Source: an optimization exercise on an open RTL-to-GDS flow (aim: small area, a short achievable clock period and few clock cycles). Production flows keep margins and buffers that such runs may drop.
Only simulation tests tie the RTL to the original design; equivalence was not proved.
Some runs may be left out. An edit can pass the tests and still lose a function that they never use.

**Run 1: met3 routing**

(1 px per micron) Cells faint in the background.
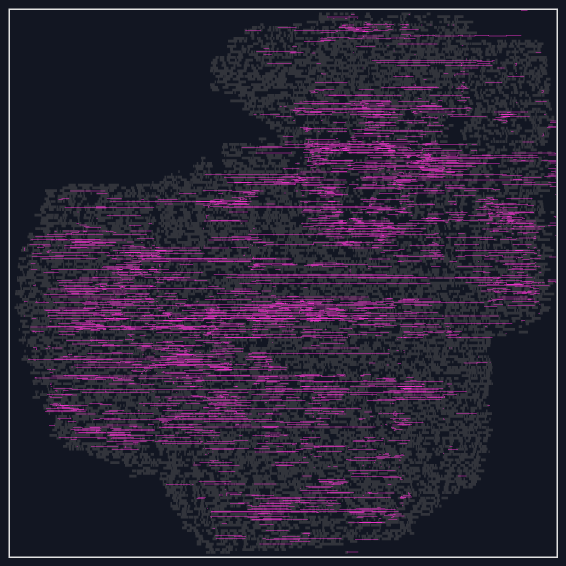
**Run 1: metal layers overlaid**

(1 px per micron) Two of the layers only.
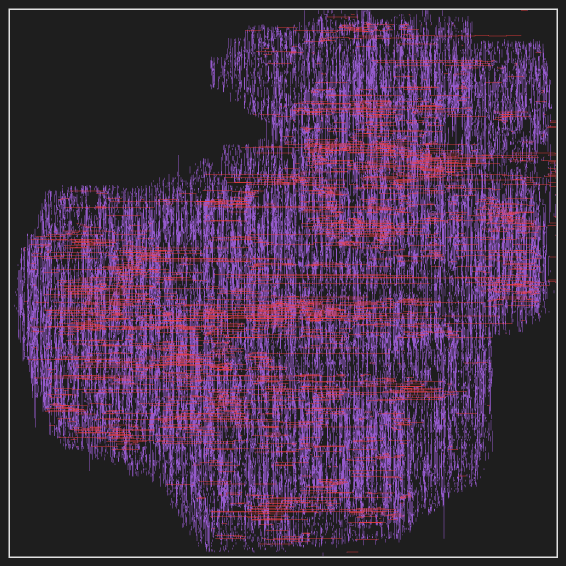
**Run 1: pin map**

Pins as bars across the die edge, other pins in gray.
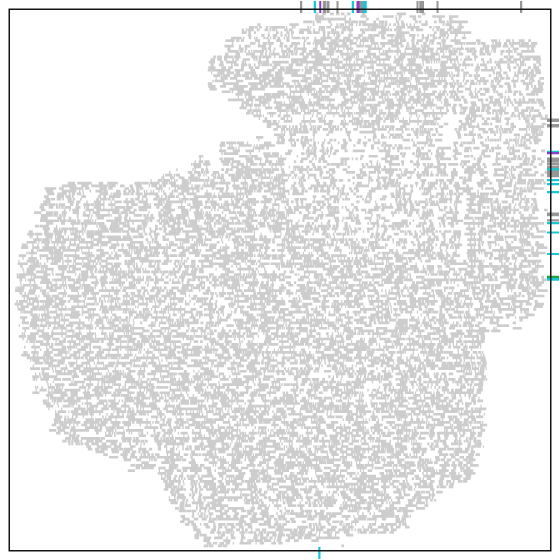
<file path="design/flow/run.sh">
#!/bin/bash
# synth_recipe.tcl (not shown) runs the flow's synth.tcl, then flattens the netlist and writes it again
# the make line also repeats each setting of config.mk as NAME=value (left out here)
make -C /OpenROAD-flow-scripts/flow DESIGN_CONFIG=/design/flow/config.mk WORK_HOME=/design/flow/orfs CLKGATE_MAP_FILE= SYNTH_SCRIPT=/design/flow/synth_recipe.tcl finish
</file>
<file path="design/flow/config.mk">
export PLATFORM = sky130hd
export DESIGN_NAME = alu
export DESIGN_NICKNAME = alu
export VERILOG_FILES = /design/flow/design.v
export SDC_FILE = /design/flow/constraint.sdc
export NUM_CORES = 4
export LEC_CHECK = 0
export CAP_MARGIN = 20
export CORE_MARGIN = 2
export CORE_UTILIZATION = 40
export SLEW_MARGIN = 20
</file>
<file path="design/flow/constraint.sdc">
create_clock -name core_clock -period 36.0 [get_ports {i_clk}]
set_input_delay 7.2000 -clock core_clock [delete_from_list [all_inputs] [get_ports {i_clk}]]
set_output_delay 7.2000 -clock core_clock [all_outputs]
set_load 0.01 [all_outputs]
</file>
<file path="design/flow/design.v">
module alu #(
    parameter INST_W = 4,
    parameter INT_W  = 6,
    parameter FRAC_W = 10,
    parameter DATA_W = INT_W + FRAC_W
)(
    input                      i_clk,
    input                      i_rst_n,
    input                      i_in_valid,
    output                     o_busy,
    input         [INST_W-1:0] i_inst,
    input  signed [DATA_W-1:0] i_data_a,
    input  signed [DATA_W-1:0] i_data_b,
    output                     o_out_valid,
    output        [DATA_W-1:0] o_data
);
parameter IDLE = 2'b00;
parameter MAT_INPUT = 2'b01;
parameter MAT_OUTPUT = 2'b10;
reg [1:0] state, next_state;
wire [INST_W-1:0] inst = i_inst;
wire signed [DATA_W-1:0] a = i_data_a;
wire signed [DATA_W-1:0] b = i_data_b;
reg busy;
reg out_valid;
reg [DATA_W-1:0] data;
reg [35:0] data_acc_r;
reg [3:0] cnt;
reg [1:0] mat [0:7][0:7];
integer i, j;
assign o_busy = busy;
assign o_out_valid = out_valid;
assign o_data = data;
function automatic signed [DATA_W-1:0] add;
    input signed [DATA_W-1:0] a, b;
    reg signed [DATA_W:0] sum;
    begin
        sum = a + b;
        if(sum > $signed({2'b00, {(DATA_W-1){1'b1}}})) begin
            add = {1'b0, {(DATA_W-1){1'b1}}};
        end else if(sum < $signed({2'b11, {(DATA_W-1){1'b0}}})) begin
            add = {1'b1, {(DATA_W-1){1'b0}}};
        end else begin
            add = sum[DATA_W-1:0];
        end
    end
endfunction
function automatic signed [DATA_W-1:0] sub;
    input signed [DATA_W-1:0] a, b;
    reg signed [DATA_W:0] diff;
    begin
        diff = a - b;
        if(diff > $signed({2'b00, {(DATA_W-1){1'b1}}})) begin
            sub = {1'b0, {(DATA_W-1){1'b1}}};
        end else if(diff < $signed({2'b11, {(DATA_W-1){1'b0}}})) begin
            sub = {1'b1, {(DATA_W-1){1'b0}}};
        end else begin
            sub = diff[DATA_W-1:0];
        end
    end
endfunction
wire signed [35:0] data_acc_w = data_acc_r;
wire signed [36:0] mac_w = a * b + data_acc_w;
wire signed [26:0] mac_res_w = (mac_w + (1 <<< 9)) >>> 10;
function automatic signed [DATA_W-1:0] MAC;
    input signed [26:0] a;
        begin
        if (a > $signed({2'b00, {(DATA_W-1){1'b1}}})) begin
            MAC = {1'b0, {(DATA_W-1){1'b1}}};
        end
        else if (a < $signed({2'b11, {(DATA_W-1){1'b0}}})) begin
            MAC = {1'b1, {(DATA_W-1){1'b0}}};
        end
        else begin
            MAC = a[15:0];
        end
    end  
endfunction
function automatic signed [35:0] acc;
    input signed [36:0] mac;
    begin
        if(mac > $signed({2'b00, {(35){1'b1}}})) begin
            acc = {1'b0, {(35){1'b1}}};
        end else if(mac < $signed({2'b11, {(35){1'b0}}})) begin
            acc = {1'b1, {(35){1'b0}}};
        end else begin
            acc = mac[35:0];
        end
    end
endfunction
function automatic signed [DATA_W-1:0] sin_taylor;
    input signed [15:0] a;
    reg signed [31:0] a2;
    reg signed [47:0] a3;
    reg signed [79:0] a5;
    reg signed [96:0] sin0, sin1, sin2;
    reg signed [96:0] sin_res;
    reg signed [DATA_W:0] sin;
    begin
        a2 = a * a;
        a3 = a2 * a;
        a5 = a3 * a2;
        sin0 = a <<< 50;
        sin1 = (16'sh00ab * a3) <<< 20;
        sin2 = 16'sh0009 * a5;
        sin_res = sin0 - sin1 + sin2 + (1 <<< 49);
        sin = sin_res[66:50];
        if(sin > $signed({2'b00, {(DATA_W-1){1'b1}}})) begin
            sin_taylor = {1'b0, {(DATA_W-1){1'b1}}};
        end else if(sin < $signed({2'b11, {(DATA_W-1){1'b0}}})) begin
            sin_taylor = {1'b1, {(DATA_W-1){1'b0}}};
        end else begin
            sin_taylor = sin[DATA_W-1:0];
        end      
    end
endfunction 
function automatic [DATA_W-1:0] B2G;
    input [DATA_W-1:0] a;
    reg [DATA_W-1:0] temp;
    begin
        temp = a >> 1'b1;
        B2G = temp ^ a;
    end
endfunction    
function automatic [DATA_W-1:0] LRCW;
    input [DATA_W-1:0] a, b;
    integer i;
    reg [DATA_W-1:0] temp;
    begin
        temp = b;
        for(i = 0; i < DATA_W; i = i + 1) begin
            temp = a[i] ? {temp[DATA_W-2:0], ~temp[DATA_W-1]} : temp;
        end
        LRCW = temp;
    end
endfunction
function automatic [DATA_W-1:0] RROT;
    input [DATA_W-1:0] a, b;
    integer i;
    reg [3:0] count, bb;
    reg [DATA_W-1:0] temp;
    begin
        temp = a;
        bb = b[3:0];
        count = 4'b0;
        for(i = 0; i < DATA_W; i = i + 1) begin
            temp = (count < bb) ? {temp[0], temp[DATA_W-1:1]} : temp;
            count = (count < bb) ? count + 1 : count;
        end
        RROT = temp;
    end
endfunction
function automatic [DATA_W-1:0] CLZ;
    input [DATA_W-1:0] a;
    integer i;
    reg stop;
    begin
        CLZ = 0;
        stop = 0;
        for(i = DATA_W - 1; i >= 0; i = i - 1) begin
            if(!stop) begin
                CLZ = a[i] ? CLZ : CLZ + 1;
                stop = a[i] ? 1 : 0;
            end
        end
    end
endfunction
function automatic [DATA_W-1:0] RM4;
    input [DATA_W-1:0] a, b;
    integer i;
    begin
        RM4 = 0;
        for(i = 0; i < 13; i = i + 1) begin
            RM4[i] = (a[i +: 4] == b[15-i -: 4]);
        end
    end    
endfunction
always @(posedge i_clk or negedge i_rst_n) begin
    if (!i_rst_n)
        state <= IDLE;
    else
        state <= next_state;
end
always @(*) begin
    next_state = state;
    case(state)
        IDLE: begin
            if(i_in_valid) begin
                case(i_inst)
                    4'b1001: next_state = MAT_INPUT;
                    default: next_state = IDLE;
                endcase
            end
        end
        MAT_INPUT: begin
            if(cnt == 7 && i_in_valid) next_state = MAT_OUTPUT;
            else next_state = MAT_INPUT;
        end
        MAT_OUTPUT: begin
            if(cnt == 8) next_state = IDLE;
            else next_state = MAT_OUTPUT;
        end
    endcase
end
always @(posedge i_clk or negedge i_rst_n) begin
    if(!i_rst_n) begin
        busy <= 0;
        out_valid <=0;
        data <= 0;
        data_acc_r <= 0;
        cnt <= 0;
        for(i = 0; i < 8; i = i + 1) begin
            for(j = 0; j < 8; j = j + 1) begin
                mat[i][j] <= 0;
            end
        end
    end else begin
        case(state)
            IDLE:begin
                out_valid <= 0;
                busy <= 0;
                if(i_in_valid) begin
                    case (inst)
                        4'b0000: data <= add(a, b);
                        4'b0001: data <= sub(a, b);
                        4'b0010: begin
                            data <= MAC(mac_res_w);
                            data_acc_r <= acc(mac_w);
                        end
                        4'b0011: data <= sin_taylor(a);
                        4'b0100: data <= B2G(a);
                        4'b0101: data <= LRCW(a, b);
                        4'b0110: data <= RROT(a, b);
                        4'b0111: data <= CLZ(a);
                        4'b1000: data <= RM4(a, b);
                        4'b1001: begin
                            for(i = 0; i < 8; i = i + 1) begin
                                mat[0][i] <= i_data_a[(i << 1) +:2];
                            end
                            cnt <= 1;
                        end
                        default: data <= {DATA_W{1'b0}};
                    endcase    
                    out_valid <= (inst != 4'b1001) ? 1'b1 : 0;
                    busy <= (inst != 4'b1001) ? 1'b1 : 0;
                end else begin
                    out_valid <= 1'b0;
                end
            end
            MAT_INPUT: begin  
                if(i_in_valid) begin
                        for(i = 0; i < 8; i = i + 1) begin
                            mat[cnt[2:0]][i] <= i_data_a[(i << 1) +:2];
                        end
                        cnt <= (cnt == 7) ? 0 : cnt + 1;
                        busy <= (cnt == 7) ? 1 : 0;
                end
            end
            MAT_OUTPUT: begin
                if(cnt < 8) begin
                    data <= {mat[0][7-cnt], mat[1][7-cnt], mat[2][7-cnt], mat[3][7-cnt],
                            mat[4][7-cnt], mat[5][7-cnt], mat[6][7-cnt], mat[7][7-cnt]};
                    cnt <= cnt + 1;
                    out_valid <= 1'b1;
                    busy <= 1'b1;
                end else begin
                    cnt <= 0;
                    out_valid <= 0;
                    busy <= 0;                    
                end
            end
            default: begin
            end
        endcase
    end 
end
endmodule
</file>
==> results.sh, run 1 <==
export IMPL_n_sequential_cell=188
export IMPL_r2r_cells=26
export IMPL_largest_reg_flops=128
export IMPL_endpoint_kind="register"
export IMPL_postLayoutCellArea_sq_um=124000
export IMPL_multi_input_area_sq_um=100300
export IMPL_clk_latency_ps=520
export IMPL_multi_input_area_share_pct=80.93
export IMPL_muxShareOfSynthArea_pct=2.060
export IMPL_drc_errors=0
export IMPL_num_vias=95508
export IMPL_place_congestion=1.003
export IMPL_synth_fp_nets=17263
export IMPL_synthArstFlopShare_pct=100.0
export IMPL_gr_usage_met3_pct=5.796
export IMPL_synth_top_cell_area_share_pct=43.33
export IMPL_drv_cap=0
export IMPL_cts_root_buf="clkbuf_16"
export IMPL_synth_top_family_by_area="adder cells"
export IMPL_tap_cells=3919
export IMPL_drtIter0Drc=8788
export IMPL_post_cts_buffers=0
export IMPL_timing_fmax_mhz=28.45
export IMPL_hold_viol=0
export IMPL_hold_buffers=0
export IMPL_synth_xor_area_share_pct=3.169
export IMPL_min_to="data_acc_r[1]"
export IMPL_synth_flop_cell="dfrtp_1"
export IMPL_yosysWarningCount=2
export IMPL_grt_max_degree=85
export IMPL_yosysSeqAreaShare_pct=3.997
export IMPL_final_core_util_pct=42.26
export IMPL_critical_path_top_delay_family="adder cells"
export IMPL_design_core_area_sq_um=293300
export IMPL_dp_slack_ps=788.4
export IMPL_hp_class="reg2reg"
export IMPL_dpl_cell_area_sq_um=123300
export IMPL_largest_class="multi-input combinational cells"
export IMPL_hold_ws_ps=494.0
export IMPL_grt_overflow_total=0
export IMPL_crit_arrival_ps=35490
export IMPL_setup_violations=0
export IMPL_n_all_buffers=323
export IMPL_post_route_cells_drive_above_1_share_pct=4.583
export IMPL_met1_length_microns=162500
export IMPL_cp_endpoint="data[10]"
export IMPL_status="timing/DRC/antenna clean"
export IMPL_place_inst=17174
export IMPL_multi_input_gates=9852
export IMPL_buf_share_pct=2.055
export IMPL_period_needed_ps=35150
export IMPL_worstHoldStart="data_acc_r[1]"
export IMPL_crit_top_cell="fa_1"
export IMPL_yosys_area_share_adder_pct=54.94
export IMPL_ctsLongestPathBuffers=2
export IMPL_layout_cells_non_filler=17219
export IMPL_path_max_fanout=33
export IMPL_die_h_microns=546.5
export IMPL_synth_cell_types=127
export IMPL_final_common_cell="inv_1"
export IMPL_final_cell_mix="inv_1, fa_1, nand2_1, ha_1, nor2_1"
export IMPL_synthTopCellsByCount="inv_1, fa_1, nand2_1"
export IMPL_syn_avg_cell_area_sq_um=8.665
export IMPL_route_met2_wl_microns=182400
export IMPL_synth_seq_cells=188
export IMPL_cts_resized_gates=0
export IMPL_fillers=29611
export IMPL_rsz0062_at_grt="no"
export IMPL_yosys_cell_count_top_type="inv_1"
export IMPL_tns_ps=0
export IMPL_clock_sinks=188
export IMPL_final_max_slew_viol_count=0
export IMPL_numCtsBuffers=17
export IMPL_wire_per_inst_microns=23.46
export IMPL_antenna_found_initial=32
export IMPL_synth_compound_area_share_pct=10.38
export IMPL_worstSetupStartpoint="i_data_a[4]"
export IMPL_start_util_pct=40.13
export IMPL_synth_area_top_cells="fa_1, ha_1, inv_1"
export IMPL_use_met2_pct=43.12
export IMPL_grt_pass1_wl_microns=620500
export IMPL_die_area_sq_um=298600
export IMPL_regArea_sq_um=4705
export IMPL_min_period_over_period_pct=97.63
export IMPL_finalNetCount=16954
export IMPL_detail_route_antenna_nets=0
export IMPL_worst_slack_ps=851.9
export IMPL_top_regs="mat: 128 flops, data_acc_r: 36 flops, data: 16 flops"
export IMPL_top_usage_layer="met2"
export IMPL_hold_path_depth=2
export IMPL_wl_microns=403900
export IMPL_rrSetupSlack_ps=26570
export IMPL_synth_edf_count=0
export IMPL_sh_seq_area_pct=3.795
export IMPL_inv_count=2894
export IMPL_clock_skew_ps=23.39
export IMPL_cp_data_required_time_ps=36340
export IMPL_crit_path_start_kind="input pin"
export IMPL_cp_num_buf_inv=21
export IMPL_critical_path_max_stage_delay_ps=960
export IMPL_crit_type="in2reg"
export IMPL_top_layer="met5"
export IMPL_critPathSlowestCell="a211oi_1"
export IMPL_viasPerCell=5.547
export IMPL_synth_simple_area_share_pct=14.09
export IMPL_io_buffers=56
export IMPL_track_usage_pct=27.37
export IMPL_largest_register="mat"
export IMPL_synth_top_area_cell="fa_1"
export IMPL_clkCellAreaFrac_pct=0.4784
Testbench counts for the RTL of run 1, summed over its fixed seeds: cycles 10,810.
Back to the opening pictures, 'met3 routing':
The wires run mostly horizontal. The layer carries 39.9 mm of wire.

Back to the opening pictures, 'metal layers overlaid':
Key: purple = met2 [wire length 182 mm]; red = met3 [wire length 39.9 mm]

Back to the opening pictures, 'pin map':
Key: cyan = i_data_a [pins 16, direction input, edge 10 right, 5 top, 1 bottom]; purple = i_inst [pins 4, direction input, edge 3 top, 1 right]; green = i_rst_n [pins 1, direction input, edge right]

**Run 1: placed standard cells**

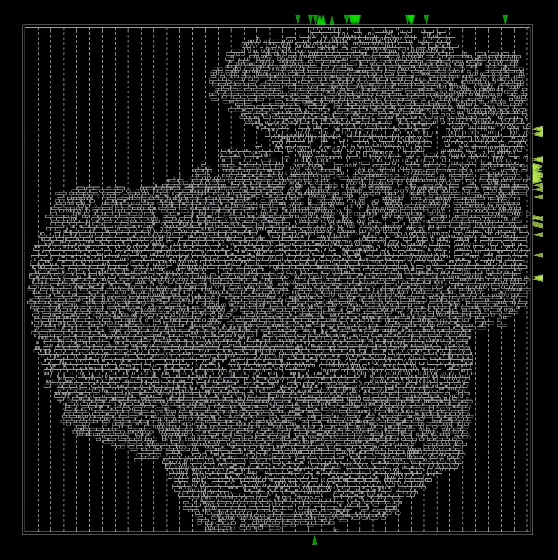

==> run 2: too many edits to list; what changed since run 1 <==
design/flow/design.v: 277 -> 1665 lines; modules unchanged: 0
  alu: edited, 277 -> 1657 lines
  fa_cell: new, 4 lines
  ha_cell: new, 4 lines
==> module fa_cell as of run 2 <==
module fa_cell(input a, input b, input c, output s, output co);
assign s = a ^ b ^ c;
assign co = (a & b) | (a & c) | (b & c);
endmodule
==> module ha_cell as of run 2 <==
module ha_cell(input a, input b, output s, output co);
assign s = a ^ b;
assign co = a & b;
endmodule
--- a/design/flow/config.mk
+++ b/design/flow/config.mk
@@ -10,2 +10,3 @@
 export CORE_UTILIZATION = 40
 export SLEW_MARGIN = 20
+export SYNTH_HIERARCHICAL = 1
**Run 2: placed standard cells**

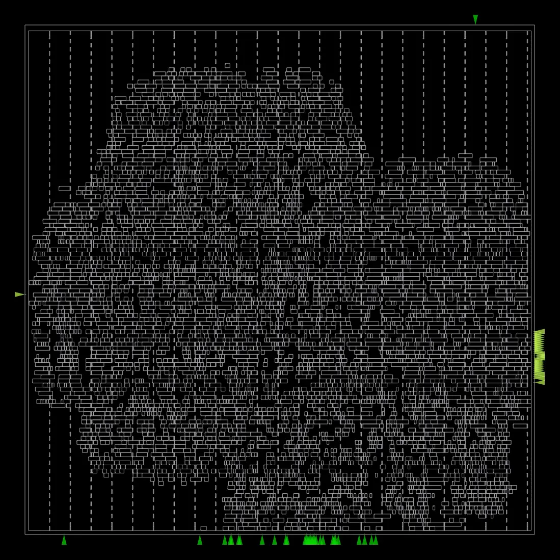
final non-filler cell total: 6158
Final Util: 43.64%
FF+latch count: 401
std cell rows: 122

**Run 2: M2 wires**

(1.5 px per micron) Cells faint in the background.
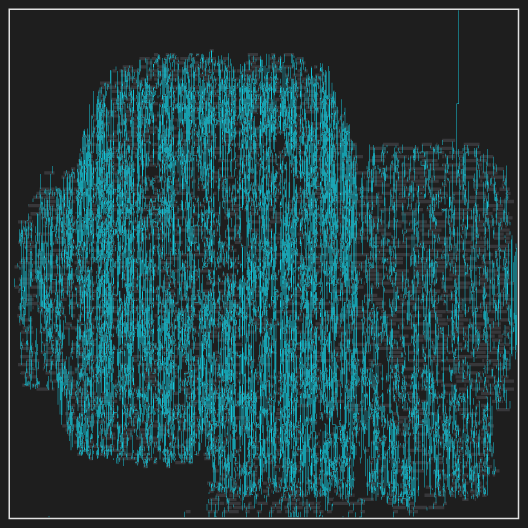
The layer carries 70.0 mm of wire. 4314 nets have wire on it. The wires run mostly vertical. The longest straight run is 85.3 microns.

==> results.sh, run 2 <==
export IMPL_hold_path_depth=0
export IMPL_muxShareOfSynthArea_pct=4.144
export IMPL_r2r_end="acc[26]"
export IMPL_drc_errors=0
export IMPL_track_usage_pct=27.23
export IMPL_synth_top_family_by_area="adder cells"
export IMPL_critical_path_top_delay_family="compound AO/OA/AOI/OAI gates"
export IMPL_dp_slack_ps=25380
export IMPL_drv_cap=0
export IMPL_wire_per_inst_microns=25.85
export IMPL_synth_fp_nets=5490
export IMPL_clock_skew_ps=37.30
export IMPL_tns_ps=0
export IMPL_hold_buffers=0
export IMPL_design_core_area_sq_um=110800
export IMPL_worstSetupStartpoint="s0_a[3]"
export IMPL_final_max_slew_viol_count=0
export IMPL_hold_ws_ps=430.7
export IMPL_inv_count=104
export IMPL_io_buffers=56
export IMPL_period_needed_ps=10800
export IMPL_critPathSlowestCell="fa_1"
export IMPL_n_all_buffers=165
export IMPL_grt_overflow_total=0
export IMPL_start_util_pct=40.38
export IMPL_worst_slack_ps=25200
export IMPL_finalNetCount=5331
export IMPL_synth_edf_count=144
export IMPL_multi_input_area_sq_um=33420
export IMPL_synth_area_top_cells="fa_1, xnor2_1, edfxtp_1"
export IMPL_regArea_sq_um=9763
export IMPL_timing_fmax_mhz=92.57
export IMPL_drtIter0Drc=4068
export IMPL_sh_seq_area_pct=20.19
export IMPL_route_met2_wl_microns=69990
export IMPL_synth_simple_area_share_pct=9.985
export IMPL_grt_pass1_wl_microns=241000
export IMPL_buf_share_pct=2.880
export IMPL_place_inst=6071
export IMPL_fillers=10855
export IMPL_antenna_found_initial=2
export IMPL_htree_levels=2
export IMPL_synth_flop_cell="dfxtp_1"
export IMPL_top_usage_layer="met2"
export IMPL_tap_cells=1488
export IMPL_yosysSeqAreaShare_pct=21.81
export IMPL_crit_top_cell="fa_1"
export IMPL_yosys_cell_count_top_type="xnor2_1"
export IMPL_met1_usage_pct=37.09
export IMPL_post_route_cells_drive_above_1_share_pct=6.234
export IMPL_synth_seq_cells=401
export IMPL_dpl_cell_area_sq_um=46830
export IMPL_hp_class="reg2reg"
export IMPL_postLayoutCellArea_sq_um=48360
export IMPL_wl_microns=159200
export IMPL_r2r_start="s0_a[3]"
export IMPL_cp_num_buf_inv=3
export IMPL_ctsLongestPathBuffers=3
export IMPL_synthTopCellsByCount="xnor2_1, fa_1, nand2_1"
export IMPL_clock_sinks=401
export IMPL_worstHoldStart="M[58]"
export IMPL_synth_compound_area_share_pct=20.25
export IMPL_met1_length_microns=66170
export IMPL_synthArstFlopShare_pct=14.46
export IMPL_viasPerCell=6.153
export IMPL_syn_avg_cell_area_sq_um=9.342
export IMPL_use_met2_pct=41.83
export IMPL_rsz0062_at_grt="no"
export IMPL_final_common_cell="xnor2_1"
export IMPL_die_h_microns=338.5
export IMPL_post_cts_buffers=0
export IMPL_crit_arrival_ps=11290
export IMPL_multi_input_gates=3913
export IMPL_critical_path_max_stage_delay_ps=570
export IMPL_rrSetupSlack_ps=25200
export IMPL_detail_route_antenna_nets=0
export IMPL_final_cell_mix="xnor2_1, fa_1, nand2_1, a22oi_1, o21ai_0"
export IMPL_cts_resized_gates=0
export IMPL_yosysWarningCount=7
export IMPL_setup_violations=0
export IMPL_largest_class="multi-input combinational cells"
export IMPL_clk_latency_ps=630
export IMPL_cp_data_required_time_ps=36490
export IMPL_yosys_area_share_adder_pct=25.98
export IMPL_endpoint_kind="register"
export IMPL_clkCellAreaFrac_pct=3.149
export IMPL_synth_cell_types=104
export IMPL_place_congestion=0.9534
export IMPL_worst_pin_slew_ps=1208
export IMPL_synth_cells=4790
export IMPL_dpl_hpwl_microns=111900
export IMPL_min_to="M[42]"
export IMPL_synth_top_cell_area_share_pct=19.15
export IMPL_slew_headroom_pct=19.26
export IMPL_numCtsBuffers=46
export IMPL_syn_to_final_growth_pct=8.078
export IMPL_gr_usage_met3_pct=5.731
export IMPL_top_regs="M: 112 flops, Q: 112 flops, G: 67 flops"
export IMPL_cts_root_buf="clkbuf_16"
export IMPL_synth_xor_area_share_pct=13.77
export IMPL_min_period_over_period_pct=30.01
export IMPL_num_vias=37891
export IMPL_cp_endpoint="acc[26]"
export IMPL_hold_viol=0
export IMPL_synth_top_area_cell="fa_1"
export IMPL_status="timing/DRC/antenna clean"
export IMPL_multi_input_area_share_pct=69.11
export IMPL_crit_type="reg2reg"
export IMPL_crit_path_start_kind="register"
export IMPL_grt_max_degree=119
export IMPL_path_max_fanout=48
export IMPL_top_layer="met5"
export IMPL_die_area_sq_um=114600
export IMPL_r2r_cells=38
Testbench counts for the RTL of run 2, summed over its fixed seeds: cycles 7,097.
**Run 2: pin map**

(1.5 px per micron) Pins as bars across the die edge, other pins in gray.
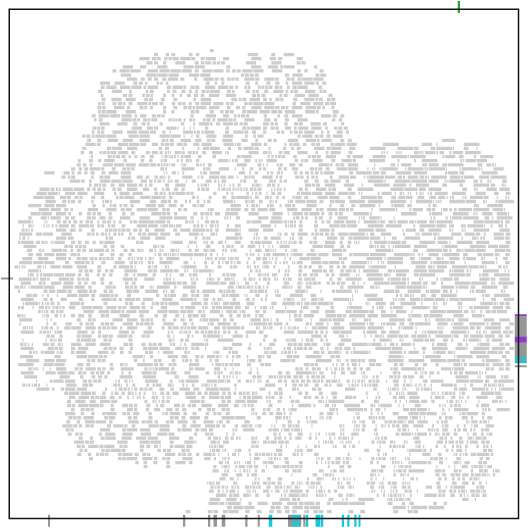
Key: purple = i_inst [pins 4, direction input, edge right]; green = i_rst_n [pins 1, direction input, edge top]; cyan = i_data_a [pins 16, direction input, edge 14 bottom, 2 right]

**Run 2: met3 routing**

(1 px per micron) Cells faint in the background.
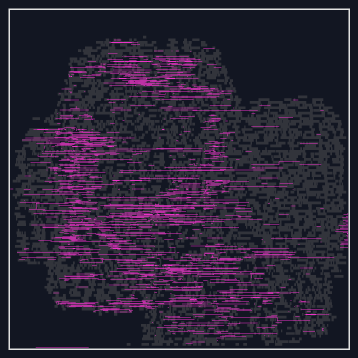
The wires run mostly horizontal. The longest straight run is 121 microns. The layer holds 9.8% of the routed length. 497 nets have wire on it.

-- re-timing with driven ports --
No port has a modelled driver above. Below, the same layouts with a new extraction and two added sets of constraints. Step 1 sets driving cells, clkbuf_16 on the clock port and buf_2 on the other inputs (assumed; they add their load-dependent delay and slew). Step 2 times the ports against the registers' clock, not the clock port: input delays grow and output delays shrink by t, the midpoint of the rising clock arrivals with the driver on. Slacks: ideal / step 1 / step 2; pairs: ideal / step 1.
| run | t (ns) | slack for setup (ns) | clock arrival spread, ns |
|---|---|---|---|
| run 1 | 0.579 | 0.852 / 0.899 / 0.320 | 0.025 / 0.024 |
| run 2 | 0.679 | 25.197 / 25.197 / 25.197 | 0.037 / 0.037 |
After both steps every run listed still meets setup and hold. For run 1, which loses most, drivers alone change the setup slack by +0.047 ns; drivers and shift together by -0.532 ns.
